This design comes from an exercise in tuning for small area and a short achievable clock period on the open sky130 flow, not from production work. Only simulation tests tie the RTL to the original design; equivalence was not proved. Not every run is shown, and edits may drop behaviour that the tests do not exercise.

run_1/routed.png
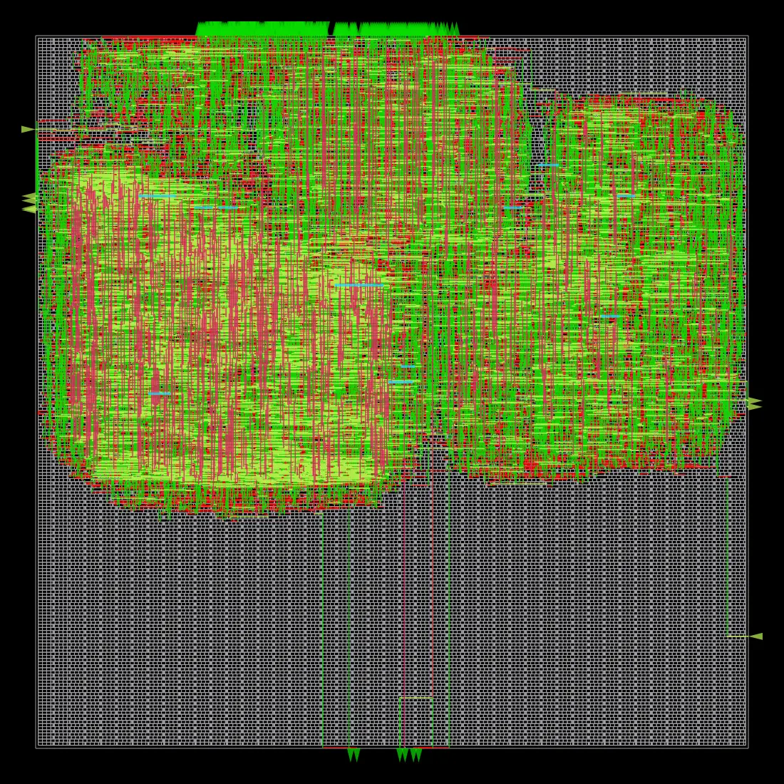
run_1/ff_map.png
The bar under the picture is 200 µm long. Other sequential cells in the stronger gray, the rest of the logic in the fainter gray.
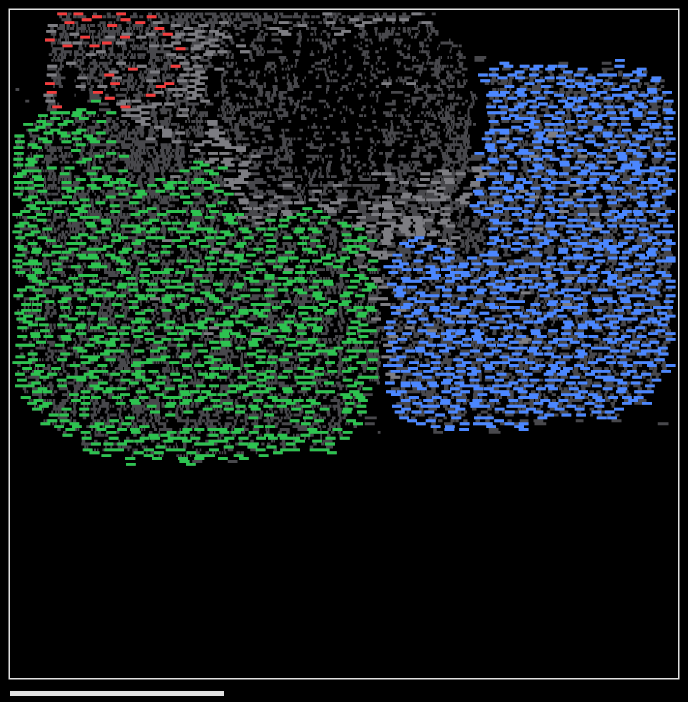
run_1/port_trees.png
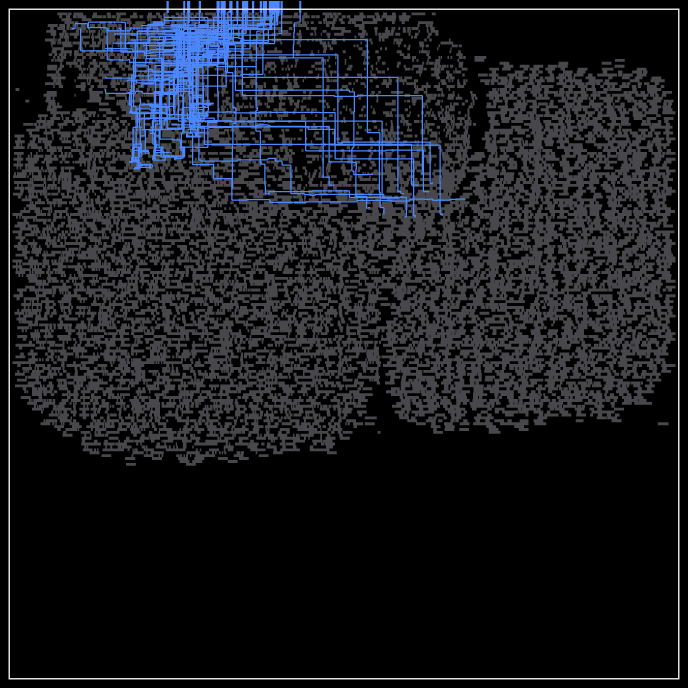
`flow/run.sh`:
```
#!/bin/bash
# synth_recipe.tcl (not shown) runs the flow's synth.tcl, then flattens the netlist and writes it again
# the make line also repeats each setting of config.mk as NAME=value (left out here)
make -C /OpenROAD-flow-scripts/flow DESIGN_CONFIG=/design/flow/config.mk WORK_HOME=/design/flow/orfs CLKGATE_MAP_FILE= SYNTH_SCRIPT=/design/flow/synth_recipe.tcl finish
```
`flow/config.mk`:
```
export PLATFORM = sky130hd
export DESIGN_NAME = PPCPU
export DESIGN_NICKNAME = PPCPU
export VERILOG_FILES = /design/flow/design.v
export SDC_FILE = /design/flow/constraint.sdc
export NUM_CORES = 4
export LEC_CHECK = 0
export CAP_MARGIN = 30
export CORE_MARGIN = 2
export CORE_UTILIZATION = 30
export SLEW_MARGIN = 20
```
`flow/constraint.sdc`:
```
create_clock -name core_clock -period 8.5 [get_ports {Clock}]
set_input_delay 1.7000 -clock core_clock [delete_from_list [all_inputs] [get_ports {Clock}]]
set_output_delay 1.7000 -clock core_clock [all_outputs]
set_load 0.01 [all_outputs]
```
`flow/design.v`:
```
`timescale 1ns / 1ps
module add32(a, b, c
    );
	 input [31:0] a, b;
	 output [31:0] c;
	 assign c=a+b;
endmodule
`timescale 1ns / 1ps
module mux32_2_1(a0,a1,s,y
    );
	 input [31:0] a0,a1;
	 input s;
	 output [31:0] y;
	 reg [31:0] y;
	 always @ (*)
		begin
			case(s)
				1'b0: y=a0;
				1'b1: y=a1;
				default: y=32'hxxxxxxxx; 
			endcase
		end
endmodule
`timescale 1ns / 1ps
module mux32_4_1(a0,a1,a2,a3,s,y
    );
	 input [31:0] a0,a1,a2,a3;
	 input [1:0] s;
	 output [31:0] y;
	 reg [31:0] y;
	 always @ (*)
		begin
			case(s)
				2'b00: y=a0;
				2'b01: y=a1;
				2'b10: y=a2;
				2'b11: y=a3;
				default: y=2'bx; 
			endcase
		end
endmodule
`timescale 1ns / 1ps
module mux5_2_1(a0,a1,s,y
    );
	 input [4:0] a0,a1;
	 input s;
	 output [4:0] y;
	 reg [4:0] y;
	 always @ (*)
		begin
			case(s)
				1'b0: y=a0;
				1'b1: y=a1;
				default: y=1'bx; 
			endcase
		end
endmodule
`timescale 1ns / 1ps
module dff32(
    d,clk,clrn,q, LOADDEPEN
);
    input [31:0] d;
    input clk,clrn;
    input LOADDEPEN;
    output [31:0] q;
    reg [31:0] q;
    always @ (negedge clrn or posedge clk) begin
        if(clrn==0) begin q<=0; end
        else if (~LOADDEPEN) begin q<=d; end	 
    end
endmodule
`timescale 1ns / 1ps
module alu(alua,alub,ealuc,ealu,z
    );
	 input [31:0] alua,alub;
	 input [2:0] ealuc;
	 output [31:0] ealu;
	 output z;
    assign ealu = (ealuc == 3'b000) ? alua + alub :
	               (ealuc == 3'b001) ? alua & alub :
	               (ealuc == 3'b010) ? alua | alub :
	               (ealuc == 3'b011) ? alua ^ alub :
	               (ealuc == 3'b100) ? alub >> alua :
	               (ealuc == 3'b101) ? alub << alua :
	               (ealuc == 3'b110) ? alua - alub :					
	    				32'h00000000;
	 assign z = ~|ealu;
endmodule
`timescale 1ns / 1ps
module Regfile(rna,rnb,d,wn,we,clk,clrn,qa,qb
    );
	 input [4:0] rna,rnb,wn;
    input [31:0] d;
	 input we,clk,clrn;
	 output [31:0] qa,qb;
	 wire [31:0] register [0:31];
	 assign register[0]=32'h00000000;
	 genvar gi;
	 generate
	     for(gi=1;gi<32;gi=gi+1) begin:regs
	         reg [31:0] r;
	         always @(posedge clk or negedge clrn)
	             if(clrn==0) r<=(gi<=8)?gi:32'h00000000;
	             else if((wn==gi)&&we) r<=d;
	         assign register[gi]=r;
	     end
	 endgenerate
	 wire wbyp=we&&(wn!=0);
	 assign qa=(rna==0)?0:(wbyp&&(wn==rna))?d:register[rna];
	 assign qb=(rnb==0)?0:(wbyp&&(wn==rnb))?d:register[rnb];
endmodule
`timescale 1ns / 1ps
module Control_Unit(rsrtequ,func,
    op,wreg,m2reg,wmem,aluc,regrt,aluimm,
    sext,pcsource,shift, rs, rt, rd, rd_exe, rd_mem, ADEPEN, BDEPEN, 
    m2reg_exe, LOADDEPEN, STOREDEPEN, wreg_exe, wreg_mem, Clock, Resetn
);
    input rsrtequ;                                     
    input [5:0] func,op;                              
    input [4:0] rs, rt, rd, rd_exe, rd_mem;
    input m2reg_exe;
    input wreg_exe, wreg_mem;
    input Clock, Resetn;
    output wreg,m2reg,wmem,regrt,aluimm,sext,shift;
    output [2:0] aluc;                                 
    output [1:0] pcsource;                             
    output [1:0] ADEPEN, BDEPEN, STOREDEPEN;          
    output LOADDEPEN;                                 
    reg [2:0] aluc;
    reg [1:0] pcsource;
    reg [1:0] ADEPEN, BDEPEN, STOREDEPEN;                      
    reg LOADDEPEN;                                 
    reg CancelInst;
    wire i_add,i_and,i_or,i_xor,i_sll,i_srl,i_sra;    
    wire i_addi,i_andi,i_ori,i_xori;                  
    wire i_lw,i_sw;                                   
    wire i_beq,i_bne;                                  
    wire i_j;                                          
    and(i_add,~op[5],~op[4],~op[3],~op[2],~op[1],~op[0],~func[2],~func[1],func[0]);  
    and(i_and,~op[5],~op[4],~op[3],~op[2],~op[1],op[0],~func[2],~func[1],func[0]);   
    and(i_or,~op[5],~op[4],~op[3],~op[2],~op[1],op[0],~func[2],func[1],~func[0]);    
    and(i_xor,~op[5],~op[4],~op[3],~op[2],~op[1],op[0],func[2],~func[1],~func[0]);   
    and(i_sra,~op[5],~op[4],~op[3],~op[2],op[1],~op[0],~func[2],~func[1],func[0]);   
    and(i_srl,~op[5],~op[4],~op[3],~op[2],op[1],~op[0],~func[2],func[1],~func[0]);   
    and(i_sll,~op[5],~op[4],~op[3],~op[2],op[1],~op[0],~func[2],func[1],func[0]);    
    and(i_addi,~op[5],~op[4],~op[3],op[2],~op[1],op[0]);                             
    and(i_andi,~op[5],~op[4],op[3],~op[2],~op[1],op[0]);                             
    and(i_ori,~op[5],~op[4],op[3],~op[2],op[1],~op[0]);                              
    and(i_xori,~op[5],~op[4],op[3],op[2],~op[1],~op[0]);                             
    and(i_lw,~op[5],~op[4],op[3],op[2],~op[1],op[0]);                                
    and(i_sw,~op[5],~op[4],op[3],op[2],op[1],~op[0]);                                
    and(i_beq,~op[5],~op[4],op[3],op[2],op[1],op[0]);                                
    and(i_bne,~op[5],op[4],~op[3],~op[2],~op[1],~op[0]);                             
    and(i_j,~op[5],op[4],~op[3],~op[2],op[1],~op[0]);                                
    wire i_rs=i_add|i_and|i_or|i_xor|i_addi|i_andi|i_ori|i_xori|i_lw|i_beq|i_bne;    
    wire i_rt=i_add|i_and|i_or|i_xor|i_sra|i_srl|i_sll|i_sw|i_beq|i_bne;             
    wire wreg_mid;
    assign wreg_mid=i_add|i_and|i_or|i_xor|i_sll|i_srl|i_sra|i_addi|i_andi|i_ori|i_xori|i_lw;		
    and(wreg, wreg_mid, ~LOADDEPEN, ~CancelInst);
    assign regrt=i_addi|i_andi|i_ori|i_xori|i_lw;     
    assign m2reg=i_lw;   
    assign shift=i_sll|i_srl|i_sra; 
    assign aluimm=i_addi|i_andi|i_ori|i_xori|i_lw|i_sw; 
    assign sext=i_addi|i_lw|i_sw|i_beq|i_bne; 
    wire wmem_mid;
    assign wmem_mid=i_sw; 
    and(wmem, wmem_mid, ~LOADDEPEN, ~CancelInst);
    always @(*) begin
        ADEPEN = 0;  
        BDEPEN = 0;  
        STOREDEPEN = 0;  
        if (shift) begin ADEPEN = 1; end
        else if (wreg_exe && (rs == rd_exe)) begin ADEPEN = 2; end   
        else if (wreg_mem && (rs == rd_mem)) begin ADEPEN = 3; end  
        if (aluimm) begin BDEPEN = 1; end
        else if (wreg_exe && (rt == rd_exe)) begin BDEPEN = 2; end
        else if (wreg_mem && (rt == rd_mem)) begin BDEPEN = 3; end
        if (i_sw && wreg_exe && (rt == rd_exe)) begin STOREDEPEN = 2; end
        else if(i_sw && wreg_mem  && (rt == rd_mem)) begin STOREDEPEN = 3; end
    end
    reg [2:0] BState;
    reg isJ;
    reg [5:0] op_exe, op_mem;
    always @(posedge Clock or negedge Resetn) begin
        if (Resetn == 0) begin
            op_exe <= 0;
            op_mem <= 0;
        end else begin
            op_mem <= op_exe;
            op_exe <= op;
        end
    end
    reg ld_n, isJ_n, ci_n;
    reg [2:0] bs_n;
    always @(*) begin
        ld_n = 0;
        if ((rs == rd_exe) && m2reg_exe && i_rs) ld_n = 1;
        if ((rt == rd_exe) && m2reg_exe && i_rt) ld_n = 1;
        if ((rd == rd_exe) && m2reg_exe && i_sw) ld_n = 1;
        if (op_mem == 6'b001111 && rsrtequ) isJ_n = 1;
        else if(op_mem == 6'b010000 && ~rsrtequ) isJ_n = 1;
        else isJ_n = 0;
        ci_n = 0;
        bs_n = BState;
        case (BState)
            3: begin
                if(op == 6'b010010) bs_n = 2;
                else if(op == 6'b001111 || op == 6'b010000) begin
                    if (ld_n) begin bs_n = 5; end
                    else begin bs_n = 0; end
                end
            end
            2: bs_n = 3;
            5: bs_n = 0;
            0: bs_n = 1;
            1: begin
                if (isJ_n) bs_n = 4;
                else bs_n = 3;
            end
            4: bs_n = 3;
        endcase
        case (bs_n)
            5: ld_n = 1;
            0: ld_n = 1;
            1: ld_n = 1;
            4: ci_n = 1;
            2: ci_n = 1;
        endcase
    end
    always @(posedge Clock or negedge Resetn) begin
        if (Resetn == 0) begin
            BState <= 3;
            isJ <= 0;
            CancelInst <= 0;
            LOADDEPEN <= 0;
        end else begin
            BState <= bs_n;
            isJ <= isJ_n;
            CancelInst <= ci_n;
            LOADDEPEN <= ld_n;
        end
    end
    always @(*) begin
        aluc = 3'b000; pcsource = 2'b00;
        if(!CancelInst) begin
            case (op)
                6'b000000: begin aluc=3'b000; pcsource=2'b00; end                                     
                6'b000001:
                    case (func[2:0])
                        3'b001: begin aluc=3'b001; pcsource=2'b00; end                                
                        3'b010: begin aluc=3'b010; pcsource=2'b00; end                                
                        3'b100: begin aluc=3'b011; pcsource=2'b00; end                                
                    endcase
                6'b000010:
                    case (func[2:0])
                        3'b010: begin aluc=3'b100; pcsource=2'b00; end                                
                        3'b011: begin aluc=3'b101; pcsource=2'b00; end                                
                    endcase
                6'b000101: begin aluc=3'b000; pcsource=2'b00; end                                     
                6'b001001: begin aluc=3'b001; pcsource=2'b00; end                                     
                6'b001010: begin aluc=3'b010; pcsource=2'b00; end                                     
                6'b001100: begin aluc=3'b011; pcsource=2'b00; end                                     
                6'b001101: begin aluc=3'b000; pcsource=2'b00; end                                     
                6'b001110: begin aluc=3'b000; pcsource=2'b00; end                                     
                6'b001111: begin aluc=3'b110; if(rsrtequ) pcsource=2'b01; else pcsource=2'b00; end   
                6'b010000: begin aluc=3'b110; if(!rsrtequ) pcsource=2'b01; else pcsource=2'b00; end  
                6'b010010: pcsource=2'b10;                                                             
            endcase
        end
    end
endmodule
`timescale 1ns / 1ps
module IF_STAGE(
    clk,clrn,pcsource,bpc,jpc,pc4,inst, PC, LOADDEPEN, imem_data
);
	 input clk, clrn;
	 input [31:0] bpc,jpc;
	 input [1:0] pcsource;
     input LOADDEPEN;
     input [31:0] imem_data;
	 output [31:0] pc4,inst;
	 output [31:0] PC;
	 wire [31:0] pc;
	 wire [31:0] npc;
 	 dff32 program_counter(npc,clk,clrn,pc, LOADDEPEN);   
	 add32 pc_plus4(pc,32'h4,pc4);
	 mux32_4_1 next_pc(pc4,bpc,jpc,32'b0,pcsource,npc);
	 assign inst=imem_data;                                      
	 assign PC=pc;
endmodule
`timescale 1ns / 1ps
module ID_STAGE(pc4,inst,
    wdi,clk,clrn,bpc,jpc,pcsource,
    m2reg,wmem,aluc,aluimm,a,b,imm,
    shift,rsrtequ, wn_id, wn_wb, wreg_id, wreg_wb,
    wn_exe, wn_mem, ADEPEN, BDEPEN,
    m2reg_exe, LOADDEPEN, STOREDEPEN, wreg_exe, wreg_mem
);
	 input [31:0] pc4,inst,wdi;                                  
	 input clk,clrn;                                             
	 input rsrtequ;                                              
	 input [4:0] wn_wb;                                          
     input [4:0] wn_exe, wn_mem;                                 
	 input wreg_wb;                                              
     input m2reg_exe;
     input wreg_exe, wreg_mem;
	 output [31:0] bpc,jpc,a,b,imm;                              
	 output [2:0] aluc;                                          
	 output [1:0] pcsource;                                     
	 output m2reg,wmem,aluimm,shift;
	 output [4:0] wn_id;                                         
	 output wreg_id;                                             
     output [1:0] ADEPEN, BDEPEN, STOREDEPEN;
     output LOADDEPEN;
	 wire wreg;
	 wire [4:0] rn;                                             
	 wire [5:0] op,func;
	 wire [4:0] rs,rt,rd;
	 wire [31:0] qa,qb,br_offset;
	 wire [15:0] ext16;
	 wire regrt,sext,e;
	 assign func=inst[25:20];
	 assign op=inst[31:26];
	 assign rs=inst[9:5];
	 assign rt=inst[4:0];
	 assign rd=inst[14:10];
     Control_Unit cu(
         rsrtequ,func,                              
         op,wreg_id,m2reg,wmem,aluc,regrt,aluimm,
         sext,pcsource,shift, rs, rt, rd, wn_exe, wn_mem, ADEPEN, BDEPEN,
         m2reg_exe, LOADDEPEN, STOREDEPEN, wreg_exe, wreg_mem, clk, clrn
     );
     Regfile rf (rs,rt,wdi,wn_wb,wreg_wb,clk,clrn,qa,qb);       
	 mux5_2_1 des_reg_num (rd,rt,regrt,wn_id);                   
	 assign a=qa;
	 assign b=qb;
	 assign e=sext&inst[25];                                     
	 assign ext16={16{e}};                                      
	 assign imm={ext16,inst[25:10]};                            
	 assign br_offset={imm[29:0],2'b00};                        
	 add32 br_addr (pc4,br_offset,bpc);                          
	 assign jpc={pc4[31:28],inst[25:0],2'b00};                   
endmodule
`timescale 1ns / 1ps
module EXE_STAGE(
    ealuc,ealuimm,ea,eb,eimm,eshift,ealu,z, ADEPEN, BDEPEN, STOREDEPEN, result_mem, result_wb, stob
);
	 input [31:0] ea,eb,eimm;		
     input [31:0] result_mem, result_wb;
	 input [2:0] ealuc;		
	 input ealuimm,eshift;		
     input [1:0] ADEPEN, BDEPEN, STOREDEPEN;
     output [31:0] stob;
	 output [31:0] ealu;		
	 output z;
	 wire [31:0] alua, alub, sa;
	 assign sa={26'b0,eimm[9:5]};
	 mux32_4_1 alu_ina (ea,sa, result_mem, result_wb, ADEPEN,alua);
	 mux32_4_1 alu_inb (eb,eimm, result_mem, result_wb, BDEPEN,alub);
	 mux32_4_1 alu_stob (eb,eimm, result_mem, result_wb, STOREDEPEN,stob);
 	 alu al_unit (alua,alub,ealuc,ealu,z);
endmodule
`timescale 1ns / 1ps
module MEM_STAGE(
    we,addr,datain,clk,clrn,dataout
);
	 input [31:0] datain;
	 input [31:0] addr;
	 input clk,clrn,we;
	 output [31:0] dataout;
	 wire [31:0] ram [0:31];
	 assign dataout=ram[addr[4:0]];
	 genvar gi;
	 generate
	     for(gi=0;gi<32;gi=gi+1) begin:words
	         reg [31:0] m;
	         always @(posedge clk or negedge clrn)
	             if(clrn==0) m<=(gi>=1&&gi<=8)?gi:32'h00000000;
	             else if(we&&(addr[4:0]==gi)) m<=datain;
	         assign ram[gi]=m;
	     end
	 endgenerate
 endmodule
`timescale 1ns / 1ps
module WB_STAGE(r_alu,m_o,m2reg,wdi
    );
	 input [31:0] r_alu;
	 input [31:0] m_o;
	 input m2reg;
	 output [31:0] wdi;
	 mux32_2_1 wb_stage (r_alu, m_o, m2reg, wdi);
endmodule
`timescale 1ns / 1ps
module Link12(  
	inst_if, inst_id, pc4_id, pc4_if, clock, resetn, LOADDEPEN
);
	input [31:0] inst_if, pc4_if;
	input clock, resetn, LOADDEPEN;
	output [31:0] inst_id, pc4_id;
	reg [31:0] inst_id, pc4_id;
	always @ (posedge clock or negedge resetn) begin
		if (resetn == 0) begin
				inst_id <= 0;
				pc4_id <= 0;
		end
		else if(~LOADDEPEN) begin
				inst_id <= inst_if;
				pc4_id <= pc4_if;
		end
	end
endmodule
`timescale 1ns / 1ps
module Link23(
	aluc_id, aluimm_id, ra_id, rb_id, imm_id, shift_id, m2reg_id, wmem_id, wn_id, wreg_id, ADEPEN_id, BDEPEN_id, STOREDEPEN_id,
	aluc_exe, aluimm_exe, ra_exe, rb_exe, imm_exe, shift_exe, m2reg_exe, wmem_exe, wn_exe, wreg_exe, ADEPEN_exe, BDEPEN_exe, STOREDEPEN_exe,
	Clock, Resetn
);
	input Clock, Resetn;
	input [2:0] aluc_id;
	input aluimm_id, shift_id, m2reg_id, wmem_id, wreg_id;
	input [4:0] wn_id;
	input [31:0] ra_id, rb_id, imm_id;
    input [1:0] ADEPEN_id, BDEPEN_id, STOREDEPEN_id;
	output [2:0] aluc_exe;
	output aluimm_exe, shift_exe, m2reg_exe, wmem_exe, wreg_exe;
	output [4:0] wn_exe;
	output [31:0] ra_exe, rb_exe, imm_exe;
    output [1:0] ADEPEN_exe, BDEPEN_exe, STOREDEPEN_exe;
	reg [2:0] aluc_exe;
	reg aluimm_exe, shift_exe, m2reg_exe, wmem_exe, wreg_exe;
	reg [4:0] wn_exe;
	reg [31:0] ra_exe, rb_exe, imm_exe;
    reg [1:0] ADEPEN_exe, BDEPEN_exe, STOREDEPEN_exe;
	always @ (posedge Clock or negedge Resetn) begin
		if (Resetn == 0) begin
			aluc_exe <= 0;
			aluimm_exe <= 0;
			ra_exe <= 0;
			rb_exe <= 0;
			imm_exe <= 0;
			shift_exe <= 0;
			m2reg_exe <= 0;
			wmem_exe <= 0;
			wn_exe <= 0;
			wreg_exe <= 0;
            ADEPEN_exe <= 0;
            BDEPEN_exe <= 0;
            STOREDEPEN_exe <= 0;
		end
		else begin
			aluc_exe <= aluc_id;
			aluimm_exe <= aluimm_id;
			ra_exe <= ra_id;
			rb_exe <= rb_id;
			imm_exe <= imm_id;
			shift_exe <= shift_id;
			m2reg_exe <= m2reg_id;
			wmem_exe <= wmem_id;
			wn_exe <= wn_id;
			wreg_exe <= wreg_id;
            ADEPEN_exe <= ADEPEN_id;
            BDEPEN_exe <= BDEPEN_id;
            STOREDEPEN_exe <= STOREDEPEN_id;
		end
	end
endmodule
`timescale 1ns / 1ps
module Link34(
		Alu_Result_exe, z_exe, m2reg_exe, wmem_exe, rb_exe, wn_exe, wreg_exe,
		Alu_Result_mem, z_mem, m2reg_mem, wmem_mem, rb_mem, wn_mem, wreg_mem,
		Clock, Resetn
);
	input [31:0] Alu_Result_exe, rb_exe;
	input Clock, Resetn, z_exe, m2reg_exe, wmem_exe, wreg_exe;
	input [4:0] wn_exe;
	output [31:0] Alu_Result_mem, rb_mem;
	output z_mem, m2reg_mem, wmem_mem, wreg_mem;
	output [4:0] wn_mem;
	reg [31:0] Alu_Result_mem, rb_mem;
	reg z_mem, m2reg_mem, wmem_mem, wreg_mem;
	reg [4:0] wn_mem;
	always @ (posedge Clock or negedge Resetn) begin
		if (Resetn == 0) begin
			Alu_Result_mem <= 0;
			z_mem <= 0;
			m2reg_mem <= 0;
			wmem_mem <= 0;
			rb_mem <= 0;
			wn_mem <= 0;
			wreg_mem <= 0;
		end
		else begin
			Alu_Result_mem <= Alu_Result_exe;
			z_mem <= z_exe;
			m2reg_mem <= m2reg_exe;
			wmem_mem <= wmem_exe;
			rb_mem <= rb_exe;
			wn_mem <= wn_exe;
			wreg_mem <= wreg_exe;
		end
	end
endmodule
`timescale 1ns / 1ps
module Link45(
	Alu_Result_mem, mo_mem, m2reg_mem, wn_mem, wreg_mem,
	Alu_Result_wb, mo_wb, m2reg_wb, wn_wb, wreg_wb,
	Clock, Resetn
);
	input [31:0] Alu_Result_mem, mo_mem;
	input m2reg_mem, Clock, Resetn, wreg_mem;
	input [4:0] wn_mem;
	output [31:0] Alu_Result_wb, mo_wb;
	output m2reg_wb, wreg_wb;
	output [4:0] wn_wb;
	reg [31:0] Alu_Result_wb, mo_wb;
	reg m2reg_wb, wreg_wb;
	reg [4:0] wn_wb;
	always @ (posedge Clock or negedge Resetn) begin
		if (Resetn == 0) begin
			Alu_Result_wb <= 0;
			mo_wb <= 0;
			m2reg_wb <= 0;
			wn_wb <= 0;
			wreg_wb <= 0;
		end
		else begin
			Alu_Result_wb <= Alu_Result_mem;
			mo_wb <= mo_mem;
			m2reg_wb <= m2reg_mem;
			wn_wb <= wn_mem;
			wreg_wb <= wreg_mem;
		end
	end
endmodule
`timescale 1ns / 1ps
module PPCPU(
	Clock, Resetn, imem_data, PC,
	inst_if, inst_id, 
	Alu_Result_exe, Alu_Result_mem, Alu_Result_wb
);
	 input Clock, Resetn;
	 input [31:0] imem_data;
	 output [31:0] PC, inst_if, inst_id, Alu_Result_exe, Alu_Result_mem, Alu_Result_wb;
	 wire [1:0] pcsource;
	 wire [31:0] bpc, jpc, pc4; 
	 wire [31:0] wdi, ra, rb, imm;
	 wire m2reg, wmem, aluimm, shift, z;
	 wire [2:0] aluc;
	 wire [31:0] mo;
	 wire [31:0] inst_if, inst_id, pc4_id, pc4_if;
	 wire [2:0] aluc_id;
	 wire aluimm_id, shift_id, m2reg_id, wmem_id, wreg_id;	
	 wire [4:0] wn_id;
	 wire [31:0] ra_id, rb_id, imm_id;
	 wire [2:0] aluc_exe;
	 wire aluimm_exe, shift_exe, m2reg_exe, wmem_exe, wreg_exe;
	 wire [4:0] wn_exe;
	 wire [31:0] ra_exe, rb_exe, imm_exe;
	 wire [31:0] Alu_Result_exe;
	 wire z_exe;
	 wire [31:0] Alu_Result_mem, rb_mem;
	 wire z_mem, m2reg_mem, wmem_mem, wreg_mem;
	 wire [4:0] wn_mem;
	 wire [31:0] mo_mem;
	 wire [31:0] Alu_Result_wb, mo_wb;
	 wire m2reg_wb, wreg_wb;
	 wire [4:0] wn_wb;
     wire [1:0] ADEPEN_id, BDEPEN_id, STOREDEPEN_id;
     wire [1:0] ADEPEN_exe, BDEPEN_exe, STOREDEPEN_exe;
     wire LOADDEPEN;
     wire [31:0] stob_exe;
	 IF_STAGE stage1 (Clock, Resetn, pcsource, bpc, jpc, pc4_if, inst_if, PC, LOADDEPEN, imem_data);
	 Link12 link12(inst_if, inst_id, pc4_id, pc4_if, Clock, Resetn, LOADDEPEN);
     ID_STAGE stage2 (
         pc4_id, inst_id, wdi, Clock, Resetn, bpc, jpc, pcsource,
         m2reg_id, wmem_id, aluc_id, aluimm_id, ra_id, rb_id, imm_id, shift_id, z_mem,
         wn_id, wn_wb, wreg_id, wreg_wb, wn_exe, wn_mem, ADEPEN_id, BDEPEN_id,
         m2reg_exe, LOADDEPEN, STOREDEPEN_id, wreg_exe, wreg_mem
     );
	 Link23 link23(
		aluc_id, aluimm_id, ra_id, rb_id, imm_id, shift_id, m2reg_id, wmem_id, wn_id, wreg_id, ADEPEN_id, BDEPEN_id, STOREDEPEN_id,
		aluc_exe, aluimm_exe, ra_exe, rb_exe, imm_exe, shift_exe, m2reg_exe, wmem_exe, wn_exe, wreg_exe, ADEPEN_exe, BDEPEN_exe, STOREDEPEN_exe,
		Clock, Resetn
	 );
	 EXE_STAGE stage3 (
         aluc_exe, aluimm_exe, ra_exe, rb_exe, imm_exe, shift_exe, Alu_Result_exe, z_exe, 
         ADEPEN_exe, BDEPEN_exe, STOREDEPEN_exe, Alu_Result_mem, Alu_Result_wb, stob_exe
     );
	 Link34 link34(
		Alu_Result_exe, z_exe, m2reg_exe, wmem_exe, stob_exe, wn_exe, wreg_exe,
		Alu_Result_mem, z_mem, m2reg_mem, wmem_mem, rb_mem, wn_mem, wreg_mem,
		Clock, Resetn
	 );
	 MEM_STAGE stage4 (wmem_mem, Alu_Result_mem, rb_mem, Clock, Resetn, mo_mem);
	 Link45 link45(
		Alu_Result_mem, mo_mem, m2reg_mem, wn_mem, wreg_mem,
		Alu_Result_wb, mo_wb, m2reg_wb, wn_wb, wreg_wb,
		Clock, Resetn
	 );
	 WB_STAGE stage5 (Alu_Result_wb, mo_wb, m2reg_wb, wdi);
endmodule
```
==> results.tsv, run 1 <==
stage	metric	value	unit
run_status	outcome	finished clean	
clock_tree	ctsResizeCount	0	
clock_tree	cts_root_buf	clkbuf_16	
clock_tree	clk_latency	1.00	ns
sta	min_period	8.30	ns
global_route	grt_max_degree	178	
hold_path	min_to	stage2.cu.op_mem[5]	
worst_setup_path	critPathLaunchType	flop	
worst_setup_path	endpoint_kind	primary output	
floorplanning	initial_utilization	0.301	
synthesis	synth_xor_area_frac	0.00885	
detailed_routing	final_antenna_net_count	0	
floorplanning	die_area	0.391	mm²
worst_setup_path	r2r_slack	2.13	ns
global_route	grt_pass1_wl	764	mm
worst_setup_path	crit_chain	buf_4 -> mux2i_1 -> o2bb2ai_1 -> ha_1 -> or3_1 -> or4_1 -> a21oi_1 -> nand4bb_1 -> a2111oi_0 -> buf_4 -> o21ai_0 -> buf_4 -> a211o_1 -> nand3_1 -> o211ai_1 -> clkdlybuf4s50_1	
sta	setup_ws	0.204	ns
sta	relSlewSlack	0.215	
sta	rsz0062_at_grt	no	
sta	report.final.hold_viol_count	0	
floorplanning	rows	228	
floorplanning	die_y	625	µm
sta	setup_tns	0	ns
global_route	grt-ovfl-total	0	
synthesis	postSynthAreaPerCell	10.7	µm²
worst_setup_path	crit_family	compound AO/OA/AOI/OAI gates	
sta	setup_viol	0	
clock_tree	htreeDepth	4	
-- routed.png (at the start) --
Top Metal Used: met5
total wire length: 552 mm
WL met1: 212 mm
via count: 100717
DR WL met2: 228 mm

-- ff_map.png (at the start) --
legend:
  blue:
    name_in_the_netlist: `stage4.words.m`
    sequential_cells: 1024
  green:
    name_in_the_netlist: `stage2.rf.regs.r`
    sequential_cells: 992
  red:
    name_in_the_netlist: `stage1.program_counter.q`
    sequential_cells: 32
    where: upper left
not colored: 323

-- port_trees.png (at the start) --
legend:
  blue:
    port: `inst_id`
    bits: 32
    direction: output
    end_cells: 32
    buffers: 52
    wire: 13200 µm

[run 1: flip-flops by register name, indices dropped and copies added (netlist names), 17 cells and up]
name,flops
link34.rb_mem,32
link23.imm_exe,17
link12.inst_id,32
link45.mo_wb,32
link45.Alu_Result_wb,32
stage4.words.m,1024
link34.Alu_Result_mem,32
link23.rb_exe,32
stage2.rf.regs.r,992
link23.ra_exe,32
link12.pc4_id,32
stage1.program_counter.q,32
[run 1: cell type report]
cell class,instances,area [µm²],area share
Sequential cell,2371,59400,0.443
Antenna cell,31,77.6,0.000579
Inverter,122,458,0.00342
Multi-Input combinational cell,7246,53100,0.396
Clock inverter,94,1220,0.00908
Clock buffer,340,6900,0.0515
Timing Repair Buffer,670,6530,0.0487
Tap cell,5060,6330,0.0472
[run 1: metal layers]
metal | global-route usage | share of wire
met1 | 0.352 | 0.38
met2 | 0.392 | 0.41
met4 | 0.165 | 0.077
met3 | 0.0944 | 0.13
met5 | 0.00173 | 0.00037
## Run 2: files that changed since run 1, shown whole
removed: flow/run.sh
==> flow/design.v <==
module add32(a, b, ci, s, p, g);
    input  [31:0] a, b;
    input         ci;
    output [31:0] s;
    output [31:0] p, g;       
    wire [31:0] p0 = a ^ b;
    wire [31:0] g0 = a & b;
    assign p = p0;
    assign g = g0;
    wire [31:0] g1, p1, g2, p2, g3, p3, g4, p4, g5, p5;
    genvar i;
    generate
        for (i = 0; i < 32; i = i + 1) begin : lv
            if (i >= 1)  begin assign g1[i] = g0[i] | (p0[i] & g0[i-1]);  assign p1[i] = p0[i] & p0[i-1];  end
            else         begin assign g1[i] = g0[i]; assign p1[i] = p0[i]; end
            if (i >= 2)  begin assign g2[i] = g1[i] | (p1[i] & g1[i-2]);  assign p2[i] = p1[i] & p1[i-2];  end
            else         begin assign g2[i] = g1[i]; assign p2[i] = p1[i]; end
            if (i >= 4)  begin assign g3[i] = g2[i] | (p2[i] & g2[i-4]);  assign p3[i] = p2[i] & p2[i-4];  end
            else         begin assign g3[i] = g2[i]; assign p3[i] = p2[i]; end
            if (i >= 8)  begin assign g4[i] = g3[i] | (p3[i] & g3[i-8]);  assign p4[i] = p3[i] & p3[i-8];  end
            else         begin assign g4[i] = g3[i]; assign p4[i] = p3[i]; end
            if (i >= 16) begin assign g5[i] = g4[i] | (p4[i] & g4[i-16]); assign p5[i] = p4[i] & p4[i-16]; end
            else         begin assign g5[i] = g4[i]; assign p5[i] = p4[i]; end
        end
    endgenerate
    wire [31:0] c = {g5[30:0] | (p5[30:0] & {31{ci}}), ci};
    assign s = p0 ^ c;
endmodule
`timescale 1ns / 1ps
module PPCPU(
    Clock, Resetn, imem_data, PC,
    inst_if, inst_id,
    Alu_Result_exe, Alu_Result_mem, Alu_Result_wb
);
    input Clock, Resetn;
    input [31:0] imem_data;
    output [31:0] PC, inst_if, inst_id, Alu_Result_exe, Alu_Result_mem, Alu_Result_wb;
    reg [31:2] pc;
    reg [31:0] ir;                  
    reg [31:2] pc4_id;
    reg [2:0]  BState;
    reg        CancelInst, LOADDEPEN;
    reg        beq_exe, bne_exe, beq_mem, bne_mem;
    reg [31:0] res;                 
    reg [31:0] stob;                
    reg        m2reg_exe, wmem_exe, wreg_exe;
    reg [4:0]  wn_exe;
    reg [4:0]  nadr_exe;            
    reg        nwmem_exe;           
    reg [31:0] alu_mem;
    reg        z_mem, m2reg_mem, wreg_mem, nwreg_mem;
    reg [4:0]  wn_mem, nwn_mem;
    reg [31:0] alu_wb;
    assign PC             = {pc, 2'b00};
    assign inst_if        = imem_data;
    assign inst_id        = ir;
    assign Alu_Result_exe = res;
    assign Alu_Result_mem = alu_mem;
    assign Alu_Result_wb  = alu_wb;
    wire [5:0] op   = ir[31:26];
    wire [2:0] fn   = ir[22:20];
    wire [4:0] rs   = ir[9:5];
    wire [4:0] rt   = ir[4:0];
    wire [4:0] rd   = ir[14:10];
    wire [4:0] sa   = ir[19:15];
    wire [4:0] rs_nx = LOADDEPEN ? rs : imem_data[9:5];
    wire [4:0] rt_nx = LOADDEPEN ? rt : imem_data[4:0];
    wire op00 = (op == 6'b000000);
    wire op01 = (op == 6'b000001);
    wire op02 = (op == 6'b000010);
    wire i_add  = op00 & (fn == 3'b001);
    wire i_and  = op01 & (fn == 3'b001);
    wire i_or   = op01 & (fn == 3'b010);
    wire i_xor  = op01 & (fn == 3'b100);
    wire i_sra  = op02 & (fn == 3'b001);
    wire i_srl  = op02 & (fn == 3'b010);
    wire i_sll  = op02 & (fn == 3'b011);
    wire i_addi = (op == 6'b000101);
    wire i_andi = (op == 6'b001001);
    wire i_ori  = (op == 6'b001010);
    wire i_xori = (op == 6'b001100);
    wire i_lw   = (op == 6'b001101);
    wire i_sw   = (op == 6'b001110);
    wire i_beq  = (op == 6'b001111);
    wire i_bne  = (op == 6'b010000);
    wire i_j    = (op == 6'b010010);
    wire i_rs = i_add|i_and|i_or|i_xor|i_addi|i_andi|i_ori|i_xori|i_lw|i_beq|i_bne;
    wire i_rt = i_add|i_and|i_or|i_xor|i_sra|i_srl|i_sll|i_sw|i_beq|i_bne;
    wire wreg_mid = i_add|i_and|i_or|i_xor|i_sll|i_srl|i_sra|i_addi|i_andi|i_ori|i_xori|i_lw;
    wire regrt  = i_addi|i_andi|i_ori|i_xori|i_lw;
    wire shift  = i_sll|i_srl|i_sra;
    wire aluimm = i_addi|i_andi|i_ori|i_xori|i_lw|i_sw;
    wire sext   = i_addi|i_lw|i_sw|i_beq|i_bne;
    wire go     = ~LOADDEPEN & ~CancelInst;
    wire wreg_id = wreg_mid & go;
    wire wmem_id = i_sw & go;
    wire [4:0] wn_id = regrt ? rt : rd;
    wire [31:0] imm = {{16{sext_d & ir[25]}}, ir[25:10]};
    wire [5:0] f_op = imem_data[31:26];
    wire [2:0] f_fn = imem_data[22:20];
    wire [8:0] f_dec;
    assign f_dec[0] = (f_op == 6'b001111) | (f_op == 6'b010000);                           
    assign f_dec[1] = ((f_op == 6'b000001) & (f_fn == 3'b001)) | (f_op == 6'b001001);      
    assign f_dec[2] = ((f_op == 6'b000001) & (f_fn == 3'b010)) | (f_op == 6'b001010);      
    assign f_dec[3] = ((f_op == 6'b000001) & (f_fn == 3'b100)) | (f_op == 6'b001100);      
    assign f_dec[4] = (f_op == 6'b000010) & (f_fn == 3'b010);                              
    assign f_dec[5] = (f_op == 6'b000010) & (f_fn == 3'b011);                              
    assign f_dec[6] = (f_op == 6'b000010) & ((f_fn == 3'b001) | (f_fn == 3'b010) | (f_fn == 3'b011));  
    assign f_dec[7] = (f_op == 6'b000101) | (f_op == 6'b001001) | (f_op == 6'b001010)
                    | (f_op == 6'b001100) | (f_op == 6'b001101) | (f_op == 6'b001110);     
    assign f_dec[8] = (f_op == 6'b000101) | (f_op == 6'b001101) | (f_op == 6'b001110)
                    | (f_op == 6'b001111) | (f_op == 6'b010000);                           
    reg [8:0] dec;
    wire [8:0] dec_nx = LOADDEPEN ? dec : f_dec;    
    wire sext_d   = dec[8];
    wire rsrtequ = z_mem;
    reg ld_n, isJ_n, ci_n;
    reg [2:0] bs_n;
    always @(*) begin
        ld_n = 0;
        if ((rs == wn_exe) && m2reg_exe && i_rs) ld_n = 1;
        if ((rt == wn_exe) && m2reg_exe && i_rt) ld_n = 1;
        if ((rd == wn_exe) && m2reg_exe && i_sw) ld_n = 1;
        isJ_n = (beq_mem & rsrtequ) | (bne_mem & ~rsrtequ);
        ci_n = 0;
        bs_n = BState;
        case (BState)
            3: begin
                if (i_j) bs_n = 2;
                else if (i_beq | i_bne) bs_n = ld_n ? 3'd5 : 3'd0;
            end
            2: bs_n = 3;
            5: bs_n = 0;
            0: bs_n = 1;
            1: bs_n = isJ_n ? 3'd4 : 3'd3;
            4: bs_n = 3;
            default: bs_n = BState;
        endcase
        case (bs_n)
            5, 0, 1: ld_n = 1;
            4, 2:    ci_n = 1;
            default: ;
        endcase
    end
    wire [31:2] pc4;
    genvar gi;
    generate
        for (gi = 2; gi < 32; gi = gi + 1) begin : inc
            if (gi == 2) assign pc4[gi] = ~pc[gi];
            else         assign pc4[gi] = pc[gi] ^ (&pc[gi-1:2]);
        end
    endgenerate
    wire [31:0] bsum;
    add32 br_addr ({2'b00, pc4_id}, {{16{ir[25]}}, ir[25:10]}, 1'b0, bsum, , );
    wire [31:2] bpc = bsum[29:0];
    wire [31:2] jpc = {pc4_id[31:28], ir[25:0]};
    wire take_b = ~CancelInst & ((i_beq & rsrtequ) | (i_bne & ~rsrtequ));
    wire take_j = ~CancelInst & i_j;
    wire [31:2] npc = take_j ? jpc : take_b ? bpc : pc4;
    always @(posedge Clock or negedge Resetn) begin
        if (!Resetn) begin
            pc <= 0; ir <= 0; pc4_id <= 0; dec <= 0;
        end else if (!LOADDEPEN) begin
            pc <= npc; ir <= imem_data; pc4_id <= pc4; dec <= f_dec;
        end
    end
    wire [31:0] wd;
    reg  [31:0] mo;
    wire [4:0] wn_mem_c = ~nwn_mem;
    wire [31:1] we_rf, nwe_rf;
    reg  [31:1] rv;
    wire [31:0] rf [1:31];
    wire [31:1] sela, selb, inia, inib;
    generate
        for (gi = 1; gi < 32; gi = gi + 1) begin : regs
            reg [31:0] r;
            assign we_rf[gi]  = wreg_mem & (wn_mem == gi);
            assign nwe_rf[gi] = ~(~nwreg_mem & (wn_mem_c == gi));
            always @(posedge Clock)
                r <= ({32{we_rf[gi]}} & wd) | ({32{nwe_rf[gi]}} & r);
            always @(posedge Clock or negedge Resetn)
                if (!Resetn) rv[gi] <= 1'b0;
                else         rv[gi] <= rv[gi] | we_rf[gi];
            assign rf[gi] = r;
            assign sela[gi] = (rs_nx == gi) & rv[gi];
            assign selb[gi] = (rt_nx == gi) & rv[gi];
            assign inia[gi] = (rs_nx == gi) & ~rv[gi];
            assign inib[gi] = (rt_nx == gi) & ~rv[gi];
        end
    endgenerate
    reg [31:0] rfa, rfb;
    integer k;
    always @(*) begin
        rfa = 0; rfb = 0;
        for (k = 1; k < 32; k = k + 1) begin
            rfa = rfa | ({32{sela[k]}} & rf[k]);
            rfb = rfb | ({32{selb[k]}} & rf[k]);
        end
        for (k = 1; k <= 8; k = k + 1) begin
            rfa = rfa | ({32{inia[k]}} & k);
            rfb = rfb | ({32{inib[k]}} & k);
        end
    end
    wire wbyp = wreg_mem & (wn_mem != 0);
    wire [31:0] qa_n = (wbyp && wn_mem == rs_nx) ? wd : rfa;
    wire [31:0] qb_n = (wbyp && wn_mem == rt_nx) ? wd : rfb;
    reg  [31:0] qa, qb;
    reg         fa_exe, fa_mem, fb_exe, fb_mem;
    reg         sA_sa, sA_res, sA_mem, sA_q, sB_imm, sB_res, sB_mem, sB_q;
    reg         al_arith, al_sub, al_and, al_or, al_xor, al_srl, al_sll;
    wire fa_exe_n = wreg_id  && (rs_nx == wn_id);
    wire fa_mem_n = wreg_exe && (rs_nx == wn_exe);
    wire fb_exe_n = wreg_id  && (rt_nx == wn_id);
    wire fb_mem_n = wreg_exe && (rt_nx == wn_exe);
    always @(posedge Clock or negedge Resetn) begin
        if (!Resetn) begin
            qa <= 0; qb <= 0;
            fa_exe <= 0; fa_mem <= 0; fb_exe <= 0; fb_mem <= 0;
            sA_sa <= 0; sA_res <= 0; sA_mem <= 0; sA_q <= 1;
            sB_imm <= 0; sB_res <= 0; sB_mem <= 0; sB_q <= 1;
            al_arith <= 1; al_sub <= 0; al_and <= 0; al_or <= 0; al_xor <= 0; al_srl <= 0; al_sll <= 0;
        end else begin
            sA_sa  <= dec_nx[6];
            sA_res <= ~dec_nx[6] & fa_exe_n;
            sA_mem <= ~dec_nx[6] & ~fa_exe_n & fa_mem_n;
            sA_q   <= ~dec_nx[6] & ~fa_exe_n & ~fa_mem_n;
            sB_imm <= dec_nx[7];
            sB_res <= ~dec_nx[7] & fb_exe_n;
            sB_mem <= ~dec_nx[7] & ~fb_exe_n & fb_mem_n;
            sB_q   <= ~dec_nx[7] & ~fb_exe_n & ~fb_mem_n;
            al_arith <= ci_n | ~(dec_nx[1] | dec_nx[2] | dec_nx[3] | dec_nx[4] | dec_nx[5]);
            al_sub <= ~ci_n & dec_nx[0];
            al_and <= ~ci_n & dec_nx[1];
            al_or  <= ~ci_n & dec_nx[2];
            al_xor <= ~ci_n & dec_nx[3];
            al_srl <= ~ci_n & dec_nx[4];
            al_sll <= ~ci_n & dec_nx[5];
            qa <= qa_n; qb <= qb_n;
            fa_exe <= fa_exe_n;
            fa_mem <= fa_mem_n;
            fb_exe <= fb_exe_n;
            fb_mem <= fb_mem_n;
        end
    end
    wire [31:0] A   = ({32{sA_sa}}  & {27'b0, sa})
                    | ({32{sA_res}} & res)
                    | ({32{sA_mem}} & alu_mem)
                    | ({32{sA_q}}   & qa);
    wire [31:0] Bx  = ({32{sB_imm}} & imm)
                    | ({32{sB_res}} & (res     ^ {32{al_sub}}))
                    | ({32{sB_mem}} & (alu_mem ^ {32{al_sub}}))
                    | ({32{sB_q}}   & (qb      ^ {32{al_sub}}));
    wire [31:0] Bn  = fb_exe ? res : fb_mem ? alu_mem : qb;    
    wire [31:0] sum;
    wire [31:0] ap, ag;
    add32 alu_add (A, Bx, al_sub, sum, ap, ag);
    wire [31:0] Bn_r, sh_in, sr, sr_r;
    generate
        for (gi = 0; gi < 32; gi = gi + 1) begin : rev
            assign Bn_r[gi] = Bx[31-gi];
            assign sr_r[gi] = sr[31-gi];
        end
    endgenerate
    assign sh_in = dec[5] ? Bn_r : Bx;
    assign sr = sh_in >> sa;
    wire [31:0] other = ({32{al_and}} & ag)
                      | ({32{al_or}}  & (ap | ag))
                      | ({32{al_xor}} & ap)
                      | ({32{al_srl}} & sr)
                      | ({32{al_sll}} & sr_r);
    wire [31:0] res_n = al_arith ? sum : other;
    always @(posedge Clock or negedge Resetn) begin
        if (!Resetn) begin
            BState <= 3; CancelInst <= 0; LOADDEPEN <= 0;
            beq_exe <= 0; bne_exe <= 0; beq_mem <= 0; bne_mem <= 0;
            res <= 0; m2reg_exe <= 0; wmem_exe <= 0; wreg_exe <= 0; wn_exe <= 0;
            nwmem_exe <= 1;
            alu_mem <= 0; z_mem <= 0; m2reg_mem <= 0; wreg_mem <= 0; nwreg_mem <= 1; wn_mem <= 0;
            alu_wb <= 0;
        end else begin
            BState <= bs_n; CancelInst <= ci_n; LOADDEPEN <= ld_n;
            beq_exe <= i_beq; bne_exe <= i_bne; beq_mem <= beq_exe; bne_mem <= bne_exe;
            res <= res_n; m2reg_exe <= i_lw; wmem_exe <= wmem_id; wreg_exe <= wreg_id; wn_exe <= wn_id;
            nwmem_exe <= ~wmem_id;
            alu_mem <= res; z_mem <= ~|res; m2reg_mem <= m2reg_exe;
            wreg_mem <= wreg_exe; nwreg_mem <= ~wreg_exe; wn_mem <= wn_exe;
            alu_wb <= alu_mem;
        end
    end
    wire [4:0] adr_exe_c = ~nadr_exe;
    wire [31:0] we_dm, nwe_dm;
    reg  [31:0] dv;
    wire [31:0] dm [0:31];
    wire [31:0] dsel, dini;
    generate
        for (gi = 0; gi < 32; gi = gi + 1) begin : words
            reg [31:0] m;
            assign we_dm[gi]  = wmem_exe & (res[4:0] == gi);
            assign nwe_dm[gi] = ~(~nwmem_exe & (adr_exe_c == gi));
            always @(posedge Clock)
                m <= ({32{we_dm[gi]}} & stob) | ({32{nwe_dm[gi]}} & m);
            always @(posedge Clock or negedge Resetn)
                if (!Resetn) dv[gi] <= 1'b0;
                else         dv[gi] <= dv[gi] | we_dm[gi];
            assign dm[gi] = m;
            assign dsel[gi] = (alu_mem[4:0] == gi) & dv[gi];
            assign dini[gi] = (alu_mem[4:0] == gi) & ~dv[gi];
        end
    endgenerate
    always @(*) begin
        mo = 0;
        for (k = 0; k < 32; k = k + 1)
            mo = mo | ({32{dsel[k]}} & dm[k]);
        for (k = 1; k <= 8; k = k + 1)
            mo = mo | ({32{dini[k]}} & k);
    end
    assign wd = m2reg_mem ? mo : alu_mem;
    always @(posedge Clock) begin
        stob     <= Bn;
        nadr_exe <= ~res_n[4:0];
        nwn_mem  <= ~wn_exe;
    end
endmodule
==> flow/flow/run.sh <==
#!/bin/bash
# The standard layout (standard.sh, standard synthesis unchanged), with the
# port buffers that buffer_ports inserts made plain buffers (sky130_fd_sc_hd__buf_2)
# instead of the delay cell it picks by default; the resizer may still resize them.
set -euo pipefail
export BUFFER_PORTS_ARGS="-buffer_cell sky130_fd_sc_hd__buf_2"
bash standard.sh > standard_sh.log 2>&1
==> flow/standard.sh <==
#!/bin/bash
# synth_recipe.tcl (not shown) runs the flow's synth.tcl, then flattens the netlist and writes it again
# the make line also repeats each setting of config.mk as NAME=value (left out here)
make -C /OpenROAD-flow-scripts/flow DESIGN_CONFIG=/design/flow/config.mk WORK_HOME=/design/flow/orfs CLKGATE_MAP_FILE= SYNTH_SCRIPT=/design/flow/synth_recipe.tcl "${@:-finish}"
==> flow/config.mk <==
export PLATFORM = sky130hd
export DESIGN_NAME = PPCPU
export DESIGN_NICKNAME = PPCPU
export VERILOG_FILES = /design/flow/design.v
export SDC_FILE = /design/flow/constraint.sdc
export NUM_CORES = 4
export LEC_CHECK = 0
export CAP_MARGIN = 20
export CORE_MARGIN = 2
export CORE_UTILIZATION = 45
export CTS_CLUSTER_DIAMETER = 100
export CTS_CLUSTER_SIZE = 24
export SETUP_SLACK_MARGIN = 4.5
export SLEW_MARGIN = 20
export TNS_END_PERCENT = 50
run_2/ff_map.png
The bar under the picture is 100 µm long. Other sequential cells in the stronger gray, the rest of the logic in the fainter gray.
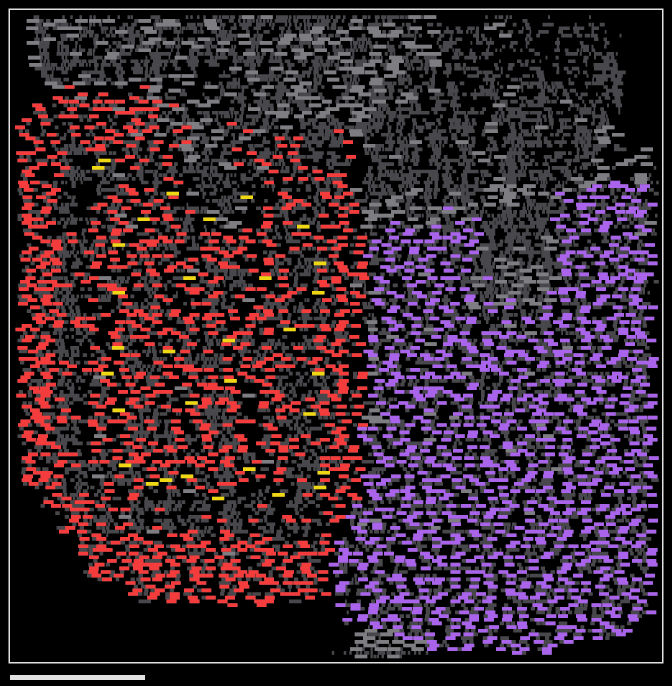
legend:
  yellow:
    name_in_the_netlist: `qb`
    sequential_cells: 32
  purple:
    name_in_the_netlist: `words.m`
    sequential_cells: 1024
  red:
    name_in_the_netlist: `regs.r`
    sequential_cells: 992

==> run 2 against run 1 <==
- still clean on timing, DRC and antenna
- global-route usage is 21 points higher
- count of clock-buffer cells in the layout is 175 lower
- die area is 40% lower
- non-clock buffer count is 27 higher
- design area is 16% lower
- critical path depth is 4 lower
- first-iteration DRC count is 30% higher
- worst setup slack better by 4.2 ns
- clock skew is 0.047 ns lower
- largest cell class unchanged
==> results.tsv, run 2 <==
stage	metric	value	unit
cells_and_area	buffers	697	
floorplanning	die_area	0.233	mm²
sta	rsz0062_at_grt	yes	
sta	relSlewSlack	0.177	
hold_path	min_to	bne_mem	
worst_setup_path	critPathLaunchType	flop	
cells_and_area	seqAreaFraction	0.446	
cells_and_area	multi_input_gates	6239	
sta	setup_viol	0	
cells_and_area	clockBufferCount	165	
cells_and_area	seq_cells	2424	
detailed_routing	vias	104812	
synthesis	synth_xor_area_frac	0.00960	
worst_setup_path	r2r_slack	4.36	ns
cells_and_area	multi_input_area_share	0.437	
clock_tree	htreeDepth	3	
cells_and_area	antennaDiodeCount	53	
cells_and_area	largest-register	words.m	
cells_and_area	inverters	141	
cells_and_area	multi_input_area	0.0494	mm²
sta	min_period	4.14	ns
global_route	grt-ovfl-total	0	
cells_and_area	reg_top3	words.m (1024), regs.r (992)	
synthesis	postSynthAreaPerCell	10.3	µm²
run_status	outcome	finished clean	
global_route	grt_max_degree	87	
floorplanning	n_tap_cell	3009	
run_2/port_trees.png
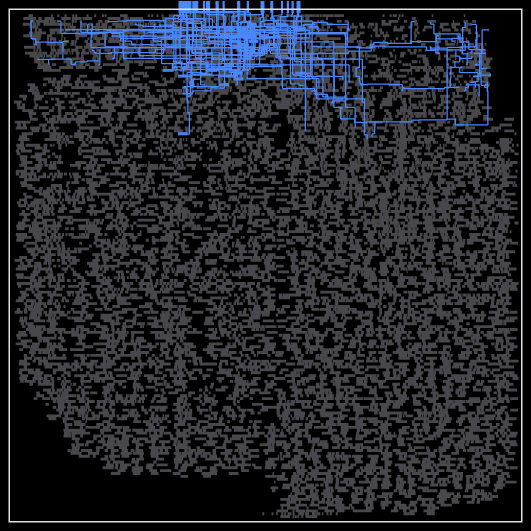
I/O Pins: 226
IO Port Bufs: 223

run 2: cell count changes in the layout (fill, tap and decap cells not counted), moves of 198 or more:
cell	change
buf_2	+215
mux2_2	-1051
nand2_1	-198
nor2_1	-679
dfxtp_1	+2037
dfrtp_1	-1989
a22o_1	+1992
a21oi_1	-718
o21ai_0	-449
clkdlybuf4s50_1	-224
run 2: repair_timing:
| action | in CTS | in global routing |
|---|---|---|
| resized for setup | 125 | 164 |
| gates cloned | 4 | 5 |
| hold endpoints to repair | 0 | 0 |
| buffers inserted | 52 | 90 |
| pin swaps | 28 | 60 |
| setup endpoints to repair | 1094 | 140 |
run 2: metal layers:
layer / up-vias / GRT usage / wire (µm)
li1: 38547 / - / -
met5: - / 0.0178 / 676
met3: 3893 / 0.222 / 94900
met4: 33 / 0.387 / 63900
met2: 11332 / 0.660 / 230000
met1: 51007 / 0.587 / 205000
run 2: critical path: stages, from the launching register on:
cell	delay [ns]
dfrtp_1	0.67
a222oi_1	1.07
inv_1	0.12
ha_1	0.44
a21oi_1	0.22
o22ai_1	0.16
o31ai_4	0.27
a21boi_2	0.10
o21ai_1	0.18
nand2b_1	0.15
a221oi_2	0.28
xor2_1	0.18
a22oi_1	0.10

-- static timing again, ports no longer ideal --
The flow's constraints put no driver on any port. The routed layouts listed below were extracted and timed again, unchanged, in two steps. Step 1 assumes that a clkbuf_16 drives the clock port and a buf_2 every other input. Step 2 times the ports against the registers' clock, not the clock port: input delays grow and output delays shrink by t, the midpoint of the rising clock arrivals with the driver on. Slacks: ideal / step 1 / step 2; pairs: ideal / step 1.
run	shift t [ns]	setup slack, ns	worst setup path at the end	clock arrival spread, ns
run 1	1.035	0.204 / 0.107 / 1.143	register to output	0.115 / 0.115
run 2	0.969	4.359 / 4.324 / 3.491	input to register	0.075 / 0.074
After both steps every run listed still meets setup and hold. The setup slack of run 2, which loses most, moves by -0.035 ns with the drivers and by -0.868 ns with both steps.
